Source: an optimization exercise on an open RTL-to-GDS flow (aim: small area). Production flows keep margins and buffers that such runs may drop.
Where RTL was checked, it was by simulation tests only, not by an equivalence proof against the original.
Some runs may be left out. An edit can pass the tests and still lose a function that they never use.
For run 2, only the layout was checked, not whether the RTL still works.
Power figures rest on the tool's default switching activity, not on a simulated workload.

### Met3 routing, run 1

The bar under the picture is 20 um long.
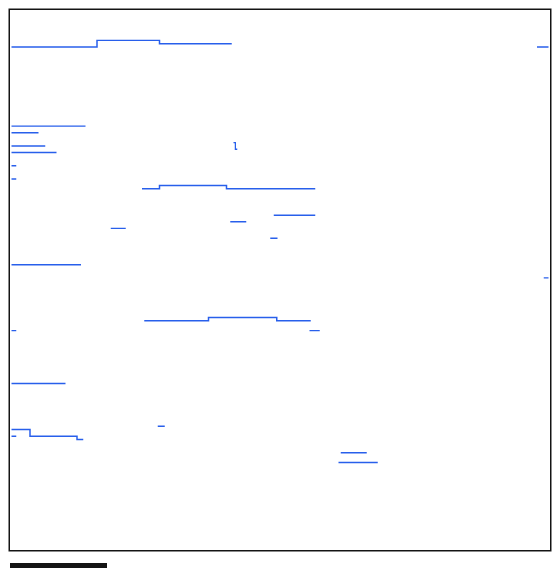
### Routing view, run 1

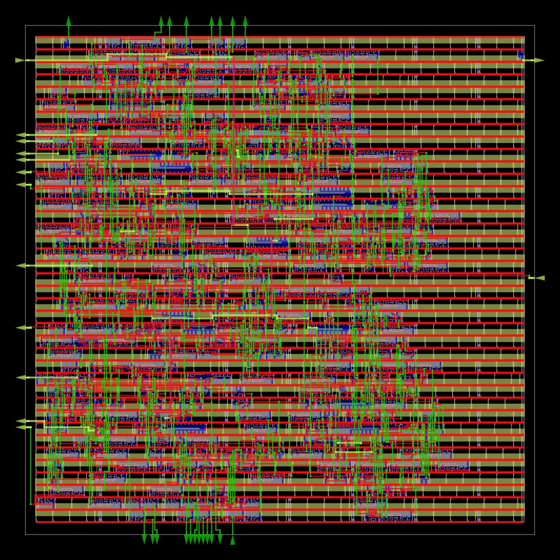
### Port wiring, run 1

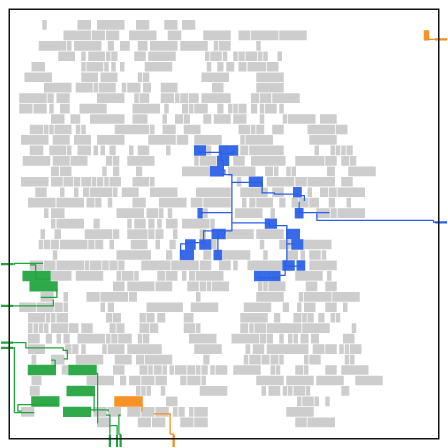
===== design/flow/run.sh =====
#!/bin/bash
# synth_recipe.tcl (not shown) runs the flow's synth.tcl, then flattens the netlist and writes it again
# the make line also repeats each setting of config.mk as NAME=value (left out here)
make -C /OpenROAD-flow-scripts/flow DESIGN_CONFIG=/design/flow/config.mk WORK_HOME=/design/flow/orfs CLKGATE_MAP_FILE= SYNTH_SCRIPT=/design/flow/synth_recipe.tcl finish

===== design/flow/config.mk =====
export PLATFORM = sky130hd
export DESIGN_NAME = sevseg
export DESIGN_NICKNAME = sevseg
export VERILOG_FILES = /design/flow/design.v
export SDC_FILE = /design/flow/constraint.sdc
export NUM_CORES = 4
export LEC_CHECK = 0
export CAP_MARGIN = 20
export CORE_MARGIN = 2
export CORE_UTILIZATION = 40
export SLEW_MARGIN = 20

===== design/flow/constraint.sdc =====
create_clock -name core_clock -period 5.0 [get_ports {clk}]
set_input_delay 1.0000 -clock core_clock [delete_from_list [all_inputs] [get_ports {clk}]]
set_output_delay 1.0000 -clock core_clock [all_outputs]
set_load 0.01 [all_outputs]

===== design/flow/design.v =====
module sevseg(o1,o2,o3,o4,b,clk,i,reset,stop);
output reg[6:0] o1,o2,o3,o4;
output reg[1:0] b;
output  reg i;
input stop,reset;
input clk;
reg [3:0] x1,x2,x3,x4;
reg [8:0] i1;    
reg [12:0] i2;
reg [15:0] i3;
reg [18:0] i4;
always @(posedge clk)
begin
	if(reset==1'b1)
		begin
		x1<=0;
		i1<=0;
		end
	else if(stop==1'b1)
	begin
		i1<=i1;	
	end
	else
	begin
		if(i1==9'd499) 
			begin
				if(x1!=9)
				begin
					x1<=x1+1;
					i1<=0;
				end
				else
					begin
					x1<=0;
					i1<=0;
					end
			end
		else
			i1<=i1+1;
	end
end
always @(posedge clk)
begin
	if(reset==1'b1)
		begin
		x2<=0;
		i2<=0;
		end
	else if(stop==1'b1)
	begin
		i2<=i2;	
	end
	else
		begin
		if(i2==13'd4999) 
		begin
			if(x2!=9)
			begin
				x2<=x2+1;
				i2<=0;
			end
			else
			begin
				x2<=0;
				i2<=0;
			end
		end
		else
			i2<=i2+1;
	end
end
always @(posedge clk) 
	begin
		i<=1'b0;
	end
always @(posedge clk)  
	begin
if(reset==1'b1)
		begin
		x3<=0;
		i3<=0;
		end
	else if(stop==1'b1)
	begin
		i3<=i3;	
	end
	else
		begin 
		if(i3== 16'd49999)  
			begin
				if(x3!=9) 
					begin
						x3<= x3+1;  
						i3<=0;  
					end 
				else
					begin
						x3<=0;  
						i3<=0;  
					end 
			end 
		else 
			i3<=i3+1;  
	end
end
always @(posedge clk)  
begin 
	if(reset==1'b1)
		begin
		x4<=0;
		i4<=0;
		end
	else if(stop==1'b1)
	begin
		i4<=i4;	
	end
	else
		begin
			if(i4== 19'd499999)  
				begin 
					if(x4!=5)  
						begin 
							x4<=x4+1; 
							i4<=0;  
						end
					else
						begin 
							x4<=0;  
							i4<=0; 
						end 
				end 
			else 
			i4<=i4+1;  
		end
	end
always @(x1)
	case(x1)
		4'h0:o1<=7'b1000000;
		4'h1:o1<=7'b1111001;
		4'h2:o1<=7'b0100100;
		4'h3:o1<=7'b0110000;
		4'h4:o1<=7'b0011001;
		4'h5:o1<=7'b0010010;
		4'h6:o1<=7'b0000010;
		4'h7:o1<=7'b1111000;
		4'h8:o1<=7'b0000000;
		4'h9:o1<=7'b0010000;
	default:o1<=7'b0000000;
	endcase
always @(x2)
	case(x2)
		4'h0:o2<=7'b1000000;
		4'h1:o2<=7'b1111001;
		4'h2:o2<=7'b0100100;
		4'h3:o2<=7'b0110000;
		4'h4:o2<=7'b0011001;
		4'h5:o2<=7'b0010010;
		4'h6:o2<=7'b0000010;
		4'h7:o2<=7'b1111000;
		4'h8:o2<=7'b0000000;
		4'h9:o2<=7'b0010000;
	default:o2<=7'b0000000;
	endcase
always @(x3)  
		case(x3)
			4'h0: o3<=7'b1000000;
			4'h1: o3<=7'b1111001;
			4'h2: o3<=7'b0100100;
			4'h3: o3<=7'b0110000;
			4'h4: o3<=7'b0011001;
			4'h5: o3<=7'b0010010;
			4'h6: o3<=7'b0000010;
			4'h7: o3<=7'b1111000;
			4'h8: o3<=7'b0000000;
			4'h9: o3<=7'b0010000;
			default: o3<= 7'b1111111;  
		endcase
always @(x4)  
		case(x4)
			4'h0: o4 <= 7'b1000000;
			4'h1: o4 <= 7'b1111001;
			4'h2: o4 <= 7'b0100100;
			4'h3: o4 <= 7'b0110000;
			4'h4: o4 <= 7'b0011001;
			4'h5: o4 <= 7'b0010010;  
			default: o4 <= 7'b1111111;
		endcase
always @(posedge clk)
	begin
		if(x3==9 && x4==5)
			begin
				b[1]<=1'b1;
				b[0]<=1'b0;
			end
		else 
				begin
				   b[1]<=1'b0;
					b[0]<=1'b0;
				end 
	end
endmodule

==> flow_summary.yaml, run 1 <==
timing:
  finalCritPeriodShare_pct: 67.8
  rsz0062_at_grt: "false"
  slew_viol_final: 0
  fin_tns_setup_ps: 0
  fin_ws_ps: 1610
  timing.fmax_mhz: 295
worst_setup_path:
  max_stage_delay_ps: 660
  cp_slowest_cell: "or4_1"
  crit_buf_inv: 2
  endpoint_kind: "register"
  startpoint_type: "primary input"
logic_synthesis:
  syn_inst: 514
  yosysMostFrequentCell: "nor2_1"
  ys_seq_elements: 95
  synthArstFlopShare_pct: 0
  yosysSeqAreaShare_pct: 41.3
  dominantRegCellSynth: "dfxtp_1"
power:
  peakVddDrop_uv: 142
  leakage_nw: 2.06
global_route:
  overflow: 0
  grt_max_degree: 23
  grt_pass1_vias: 3267
  grt_pass1_wl_mm: 14.9
job:
  cap_violations: 0
routing:
  drt-initial-drc-count: 115
  antenna_left: 0
  vias_per_cell: 4.95
clocking:
  post_cts_buffers: 0
  cts_resized: 0
  cts_buffer_depth: 2
  h-tree-depth: 3
run_status:
  status: "complete, no violations"
worst_hold_path:
  hold_depth: 2
layout:
  area_growth_pct: 15.5
  num_antenna_cells: 0
floorplanning:
  die_area_sq_um: 12400
  std_cell_rows: 39
-- 'Met3 routing' (at the start) --
longest straight run: 18.2 um
wire length on this layer: 235 um
nets with wire on the layer: 19
share of all routed wire: 2.9%
main direction: horizontal
met3 Use GR: 3.44%
final WL: 8.24 mm
Via Count: 3408

-- 'Routing view' (at the start) --
Tot GR Track Use: 14.1%
routed wl met3: 234 um

-- 'Port wiring' (at the start) --
legend:
  green:
    port: o3
    direction: output
    end_cells: 7
    buffers: 7
    wire: 135 um
  blue:
    port: stop
    direction: input
    end_cells: 21
    buffers: 2
    wire: 182 um
  orange:
    port: b
    direction: output
    end_cells: 2
    buffers: 1
    wire: 14.9 um
IO buf count: 31
io pins: 34

[run 1: metal layers]
layer | wire (um) | share of wire (%) | GRT usage (%)
met1 | 4260 | 52 | 19.5
met2 | 3680 | 45 | 22.0
met3 | 234 | 2.8 | 3.44
met4 | 74 | 0.90 | 4.28
met5 | 0 | 0 | 0
[run 1: tightest hold or removal path, stage by stage (launching register included)]
cell     delay [ps]
dfxtp_1         320
o21ai_0          70
a21oi_1          60
[run 1: registers in the layout, indices dropped and copies added (netlist names)]
name,cells
x1,4
o2,7
x2,4
o3,7
x3,4
i2,13
o1,7
i1,9
i4,19
b,1
i3,16
x4,4
[run 1: cell families after synthesis]
kind of cell	synth area share, %
adders and majority gates	6.79
muxes	2.61
other	0.0814
buffers and inverters	3.72
AOI/OAI and AO/OA	6.90
and+or+nand+nor	28.2
DFF	41.3
xor gates and xnor gates	10.5
[run 1: stage by stage]
stage	instance area (sq um)	hold slack, ps	std cells	total power, mW
3_5_place_dp	5030	485	673	0.824
5_1_grt	5320	521	689	1.53
2_1_floorplan	4610	459	515	0.816
6_report	5320	499	689	1.47
3_3_place_gp	5030	475	673	0.823
4_1_cts	5320	496	689	1.49
[run 1: placed cells by master, fill, tap and decap left out, drive strengths merged, types with 3 or more instances in the layout]
| cell | count |
|---|---|
| a21oi | 17 |
| nand3 | 20 |
| nand4b | 4 |
| o21ai | 13 |
| nand2b | 7 |
| clkbuf | 10 |
| nand4 | 11 |
| mux2i | 12 |
| xor2 | 32 |
| xnor2 | 23 |
| or2 | 6 |
| and3 | 6 |
| or3 | 8 |
| nand2 | 29 |
| nor2 | 102 |
| nor4 | 6 |
| nand3b | 3 |
| nor4b | 3 |
| and2 | 3 |
| ha | 25 |
| inv | 23 |
| and4 | 3 |
| clkinv | 5 |
| and4b | 3 |
| nor2b | 7 |
| nor3 | 9 |
| a211oi | 4 |
| clkdlybuf4s50 | 31 |
| dfxtp | 95 |
[run 1: power by group]
group | leakage (nW) | switching (mW) | internal [mW]
Sequential | 0.767 | 0.00703 | 0.764
Clock | 0.146 | 0.278 | 0.386
Combinational | 1.14 | 0.0218 | 0.0141
[run 1: path summary, 6_finish.rpt]
kind         endpoint  start  slack [ps]
min             i1[8]  i1[8]         500
max reg2reg     o1[4]  i1[0]        2230
max             o1[4]   stop        1610
min reg2reg     i1[8]  i1[8]         500
[run 1: final cells by class]
cell class              instances  area [sq um]
clock buffers                  10           229
clock inverters                 6          58.8
fillers                      1104          6000
inverters                      23          87.6
multi-input cells             379          2540
flip-flops and latches         95          1900
well taps                     143           179
repair buffers                 33           325
==> run 2: a larger rewrite; changed files in full <==
removed: design/flow/run.sh
==> design/flow/design.v <==
module sevseg(o1,o2,o3,o4,b,clk,i,reset,stop);
output [6:0] o1,o2,o3,o4;
output [1:0] b;
output i;
input stop,reset;
input clk;
reg [8:0] p;
reg [3:0] x1,x2,x3;
reg [2:0] x4;
reg bz;
wire c0 = ~stop;
wire [9:0] pt;
assign pt[0] = c0;
assign pt[1] = pt[0] & p[0];
assign pt[2] = pt[1] & p[1];
assign pt[3] = pt[2] & p[2];
assign pt[4] = pt[3] & p[3];
assign pt[5] = pt[4] & p[4];
assign pt[6] = pt[5] & p[5];
assign pt[7] = pt[6] & p[6];
assign pt[8] = pt[7] & p[7];
assign pt[9] = pt[8] & p[8];
wire c1 = pt[9];
wire c2 = c1 & ((x1[0]&x1[3]));
wire x1_last = (x1[0]&x1[3]);
wire x1_t0 = ~(1'b0);
wire x1_t1 = (x1[0]&~x1[3]);
wire x1_t2 = (x1[0]&x1[1]);
wire x1_t3 = (x1[0]&x1[1]&x1[2])|(x1[0]&x1[3]);
wire c3 = c2 & ((x2[0]&x2[3]));
wire x2_last = (x2[0]&x2[3]);
wire x2_t0 = ~(1'b0);
wire x2_t1 = (x2[0]&~x2[3]);
wire x2_t2 = (x2[0]&x2[1]);
wire x2_t3 = (x2[0]&x2[1]&x2[2])|(x2[0]&x2[3]);
wire c4 = c3 & ((x3[0]&x3[3]));
wire x3_last = (x3[0]&x3[3]);
wire x3_t0 = ~(1'b0);
wire x3_t1 = (x3[0]&~x3[3]);
wire x3_t2 = (x3[0]&x3[1]);
wire x3_t3 = (x3[0]&x3[1]&x3[2])|(x3[0]&x3[3]);
wire c5 = c4 & ((x4[0]&x4[2]));
wire x4_last = (x4[0]&x4[2]);
wire x4_t0 = ~(1'b0);
wire x4_t1 = (x4[0]&~x4[2]);
wire x4_t2 = ~((~x4[0])|(~x4[1]&~x4[2]));
always @(posedge clk) begin
	p <= reset ? 9'd12 : ((p ^ pt[8:0]) | {5'd0, c1, c1, 2'd0});
	x1[0] <= ~reset & (x1[0] ^ (c1 & x1_t0));
	x1[1] <= ~reset & (x1[1] ^ (c1 & x1_t1));
	x1[2] <= ~reset & (x1[2] ^ (c1 & x1_t2));
	x1[3] <= ~reset & (x1[3] ^ (c1 & x1_t3));
	x2[0] <= ~reset & (x2[0] ^ (c2 & x2_t0));
	x2[1] <= ~reset & (x2[1] ^ (c2 & x2_t1));
	x2[2] <= ~reset & (x2[2] ^ (c2 & x2_t2));
	x2[3] <= ~reset & (x2[3] ^ (c2 & x2_t3));
	x3[0] <= ~reset & (x3[0] ^ (c3 & x3_t0));
	x3[1] <= ~reset & (x3[1] ^ (c3 & x3_t1));
	x3[2] <= ~reset & (x3[2] ^ (c3 & x3_t2));
	x3[3] <= ~reset & (x3[3] ^ (c3 & x3_t3));
	x4[0] <= ~reset & (x4[0] ^ (c4 & x4_t0));
	x4[1] <= ~reset & (x4[1] ^ (c4 & x4_t1));
	x4[2] <= ~reset & (x4[2] ^ (c4 & x4_t2));
	bz <= x3_last & x4_last;
end
assign b = {bz, 1'b0};
assign i = 1'b0;
assign o1[0] = (~x1[0]&~x1[1]&x1[2])|(x1[0]&~x1[1]&~x1[2]&~x1[3]);
assign o1[1] = (x1[0]&~x1[1]&x1[2])|(~x1[0]&x1[1]&x1[2]);
assign o1[2] = (~x1[0]&x1[1]&~x1[2]);
assign o1[3] = (~x1[0]&~x1[1]&x1[2])|(x1[0]&x1[1]&x1[2])|(x1[0]&~x1[1]&~x1[2]&~x1[3]);
assign o1[4] = (x1[0])|(~x1[1]&x1[2]);
assign o1[5] = (x1[1]&~x1[2])|(x1[0]&x1[1])|(x1[0]&~x1[2]&~x1[3]);
assign o1[6] = (x1[0]&x1[1]&x1[2])|(~x1[1]&~x1[2]&~x1[3]);
assign o2[0] = (~x2[0]&~x2[1]&x2[2])|(x2[0]&~x2[1]&~x2[2]&~x2[3]);
assign o2[1] = (x2[0]&~x2[1]&x2[2])|(~x2[0]&x2[1]&x2[2]);
assign o2[2] = (~x2[0]&x2[1]&~x2[2]);
assign o2[3] = (~x2[0]&~x2[1]&x2[2])|(x2[0]&x2[1]&x2[2])|(x2[0]&~x2[1]&~x2[2]&~x2[3]);
assign o2[4] = (x2[0])|(~x2[1]&x2[2]);
assign o2[5] = (x2[1]&~x2[2])|(x2[0]&x2[1])|(x2[0]&~x2[2]&~x2[3]);
assign o2[6] = (x2[0]&x2[1]&x2[2])|(~x2[1]&~x2[2]&~x2[3]);
assign o3[0] = (~x3[0]&~x3[1]&x3[2])|(x3[0]&~x3[1]&~x3[2]&~x3[3]);
assign o3[1] = (x3[0]&~x3[1]&x3[2])|(~x3[0]&x3[1]&x3[2]);
assign o3[2] = (~x3[0]&x3[1]&~x3[2]);
assign o3[3] = (~x3[0]&~x3[1]&x3[2])|(x3[0]&x3[1]&x3[2])|(x3[0]&~x3[1]&~x3[2]&~x3[3]);
assign o3[4] = (x3[0])|(~x3[1]&x3[2]);
assign o3[5] = (x3[1]&~x3[2])|(x3[0]&x3[1])|(x3[0]&~x3[2]&~x3[3]);
assign o3[6] = (x3[0]&x3[1]&x3[2])|(~x3[1]&~x3[2]&~x3[3]);
assign o4[0] = (~x4[0]&x4[2])|(x4[0]&~x4[1]&~x4[2]);
assign o4[1] = (x4[0]&x4[2]);
assign o4[2] = (~x4[0]&x4[1]);
assign o4[3] = (~x4[0]&x4[2])|(x4[0]&~x4[1]&~x4[2]);
assign o4[4] = ~((~x4[0]&~x4[2]));
assign o4[5] = (x4[0]&~x4[2])|(x4[1]);
assign o4[6] = (~x4[1]&~x4[2]);
endmodule
==> design/flow/flow/run.sh <==
#!/bin/bash
# The standard layout, with the smallest buffer on the ports and a small clock tree
# without dummy loads. Each tool's log stays under orfs/logs; make's output goes to standard.log.
set -euo pipefail
export BUFFER_PORTS_ARGS="-buffer_cell sky130_fd_sc_hd__buf_1"
export CTS_ARGS="-sink_clustering_enable -repair_clock_nets -buf_list sky130_fd_sc_hd__clkbuf_8 -dont_use_dummy_load"
bash standard.sh > standard.log 2>&1
==> design/flow/standard.sh <==
#!/bin/bash
# synth_recipe.tcl (not shown) runs the flow's synth.tcl, then flattens the netlist and writes it again
# the make line also repeats each setting of config.mk as NAME=value (left out here)
make -C /OpenROAD-flow-scripts/flow DESIGN_CONFIG=/design/flow/config.mk WORK_HOME=/design/flow/orfs CLKGATE_MAP_FILE= SYNTH_SCRIPT=/design/flow/synth_recipe.tcl "${@:-finish}"
==> design/flow/config.mk <==
export PLATFORM = sky130hd
export DESIGN_NAME = sevseg
export DESIGN_NICKNAME = sevseg
export VERILOG_FILES = /design/flow/design.v
export SDC_FILE = /design/flow/constraint.sdc
export NUM_CORES = 4
export LEC_CHECK = 0
export ABC_AREA = 1
export CAP_MARGIN = 20
export CORE_MARGIN = 2
export CORE_UTILIZATION = 40
export SLEW_MARGIN = 20
==> flow_summary.yaml, run 2 <==
power:
  switching_share_pct: 20.1
  p_comb_share_pct: 3.0
  p_int_mw: 0.258
  p_switching_mw: 0.0647
worst_hold_path:
  min_from: "x4[0]"
  min_to: "bz"
worst_setup_path:
  endpoint_kind: "register"
  r2r_start: "p[0]"
  max_stage_delay_ps: 290
floorplanning:
  die_area_sq_um: 3860
logic_synthesis:
  synth_compound_area_share_pct: 11.0
  ys_seq_elements: 25
  yosysSeqAreaShare_pct: 37.0
  synth_top_family_by_area: "simple AND/OR/NAND/NOR gates"
layout:
  stdcell_area_sq_um: 1490
  area_growth_pct: 10.5
  fillers: 336
  layout_commonest_cell: "nor2_1"
clocking:
  post_cts_buffers: 0
  cts_resized: 0
timing:
  timing.fmax_mhz: 321
  whs_ps: 526
  rsz0062_at_grt: "false"
global_route:
  grt_pass1_wl_mm: 4.30
  grt_pass1_vias: 1010
routing:
  antenna_left: 0
  vias_per_cell: 4.60
run_status:
  status: "complete, no violations"
## run 2: cell types whose count changed after synthesis, sizes merged, moves of 12 or more
| cell | change |
|---|---|
| dfxtp | -70 |
| nor2 | -67 |
| ha | -16 |
| xor2 | -32 |
| xnor2 | -23 |
| mux2i | -12 |
| nand3 | -14 |
## run 2: cells by family after synthesis
group,Yosys count
compound gates,27
fa+ha+maj,9
buf+inv,40
flops,25
other cells,1
simple gates,88
## run 2: stage by stage
step / power, mW / setup WS [ps] / utilization [%]
final: 0.322 / 1890 / 45.4
after global routing: 0.341 / 1680 / 45.4
after CTS: 0.331 / 1870 / 45.4
after detailed placement: 0.216 / 1570 / 44.2
after global placement: 0.216 / 1640 / 44.2
after floorplan: 0.215 / 1720 / -
## run 2: metal layers
layer / vias up / global-route usage (%) / wire, um
li1: 653 / - / -
met1: 524 / 17.5 / 1180
met2: 17 / 21.5 / 1120
met3: 2 / 2.36 / 79
met4: 0 / 6.67 / 19
met5: - / 0 / 0
## run 2: power by group through the flow
stage	clock, mW	sequential, mW	combinational, mW
2_1_floorplan	0	0.206	0.00870
3_3_place_gp	0	0.206	0.00994
3_5_place_dp	0	0.206	0.0101
4_1_cts	0.120	0.202	0.0101
5_1_grt	0.127	0.202	0.0119
6_report	0.111	0.201	0.00975
## run 2: how the worst max path moves through the flow
stage          startpoint    end  slack (ps)  cells after the start
4_1_cts              stop  x4[2]        1870                     17
3_3_place_gp         stop  x4[2]        1640                     17
6_report             stop  x4[2]        1890                     17
2_1_floorplan        stop  x3[1]        1720                     16
3_5_place_dp         stop  x4[2]        1570                     17
5_1_grt              stop  x3[1]        1680                     16
## run 2: final cells by class
class	count	area (sq um)	area share, %
clock buffers	3	41.3	2.77
inverters	29	109	7.29
multi-input cells	126	668	44.8
flip-flops and latches	25	500	33.5
well taps	46	57.6	3.86
repair buffers	31	116	7.80
## run 2: tightest hold or removal path, cell delays in order (launching register included)
cell,delay (ps)
dfxtp_1,350
nand2_1,100
nor2_1,40
### Met3 routing, run 2

The bar under the picture is 20 um long.
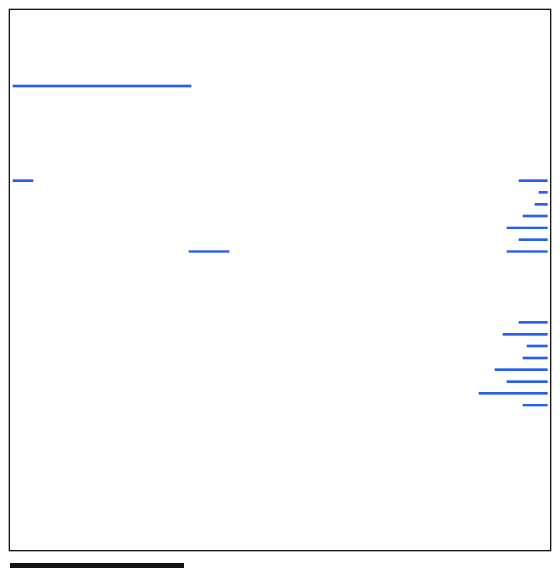
longest straight run: 20.2 um
main direction: horizontal
wire length on this layer: 79.6 um
nets with wire on the layer: 17
final WL: 2.39 mm
Via Count: 1196
met3 Use GR: 2.36%

### Signal wires by layer, run 2

The bar under the picture is 20 um long. Only two layers are drawn.
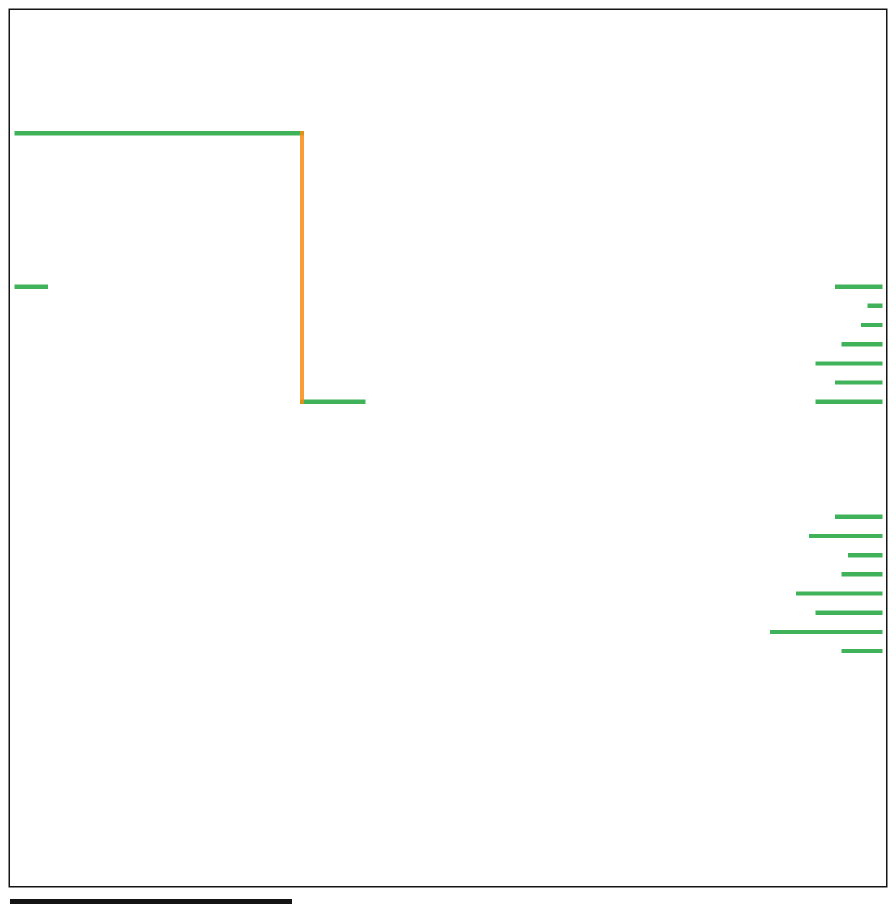
legend:
  orange:
    layer: met4
    wire_length: 19.0 um
  green:
    layer: met3
    wire_length: 79.6 um
WL per Instance: 9.20 um
Tot GR Track Use: 13.5%

### Layout detail, run 2

Window x 3 to 28, y 3 to 28 um. Cells in gray, sequential cells in the stronger gray; small squares are vias.
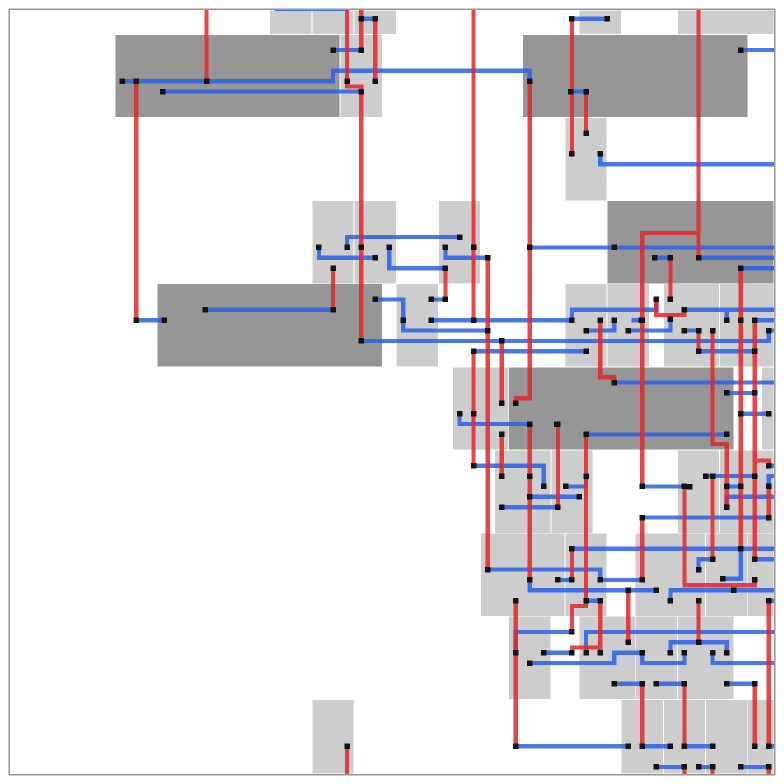
legend:
  blue:
    layer: met1
  red:
    layer: met2
most frequent: nand2_1 (6), nor2_1 (5), dfxtp_1 (5)
sequential cells in the window: 5
cells with their middle in the window: 33
netlist names of flops here include: x1 (3), p (2)

### Port wiring, run 2

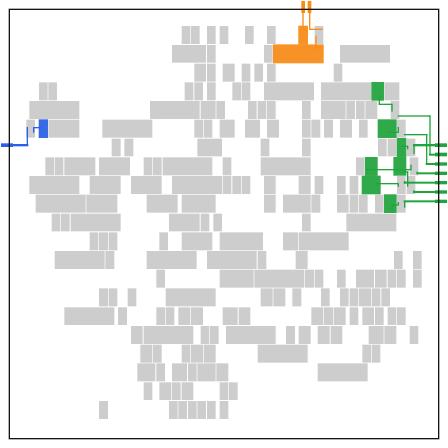
legend:
  blue:
    port: stop
    direction: input
    end_cells: 1
    buffers: 1
    wire: 6.40 um
  green:
    port: o3
    direction: output
    end_cells: 7
    buffers: 7
    wire: 62.2 um
  orange:
    port: b
    direction: output
    end_cells: 2
    buffers: 1
    wire: 10.0 um

what the ideal ports hide:
No port has a modelled driver above. Below, the same layouts with a new extraction and two added sets of constraints. Step 1, drivers: a clkbuf_16 drives clk and a buf_2 each remaining input, both assumed. Step 2 times the ports against the registers' clock, not the clock port: input delays grow and output delays shrink by t, the midpoint of the rising clock arrivals with the driver on. Slacks: no drivers / after step 1 / after step 2; pairs: no drivers / after step 1.
run	shift t [ns]	setup slack, ns	hold WS [ns]
run 1	0.367	1.612 / 1.610 / 1.243	0.499 / 0.499 / 0.499
run 2	0.282	1.887 / 1.888 / 1.606	0.526 / 0.526 / 0.526
After both steps every run listed still meets setup and hold. For run 1, which loses most, drivers alone change the setup slack by -0.002 ns; drivers and shift together by -0.369 ns.
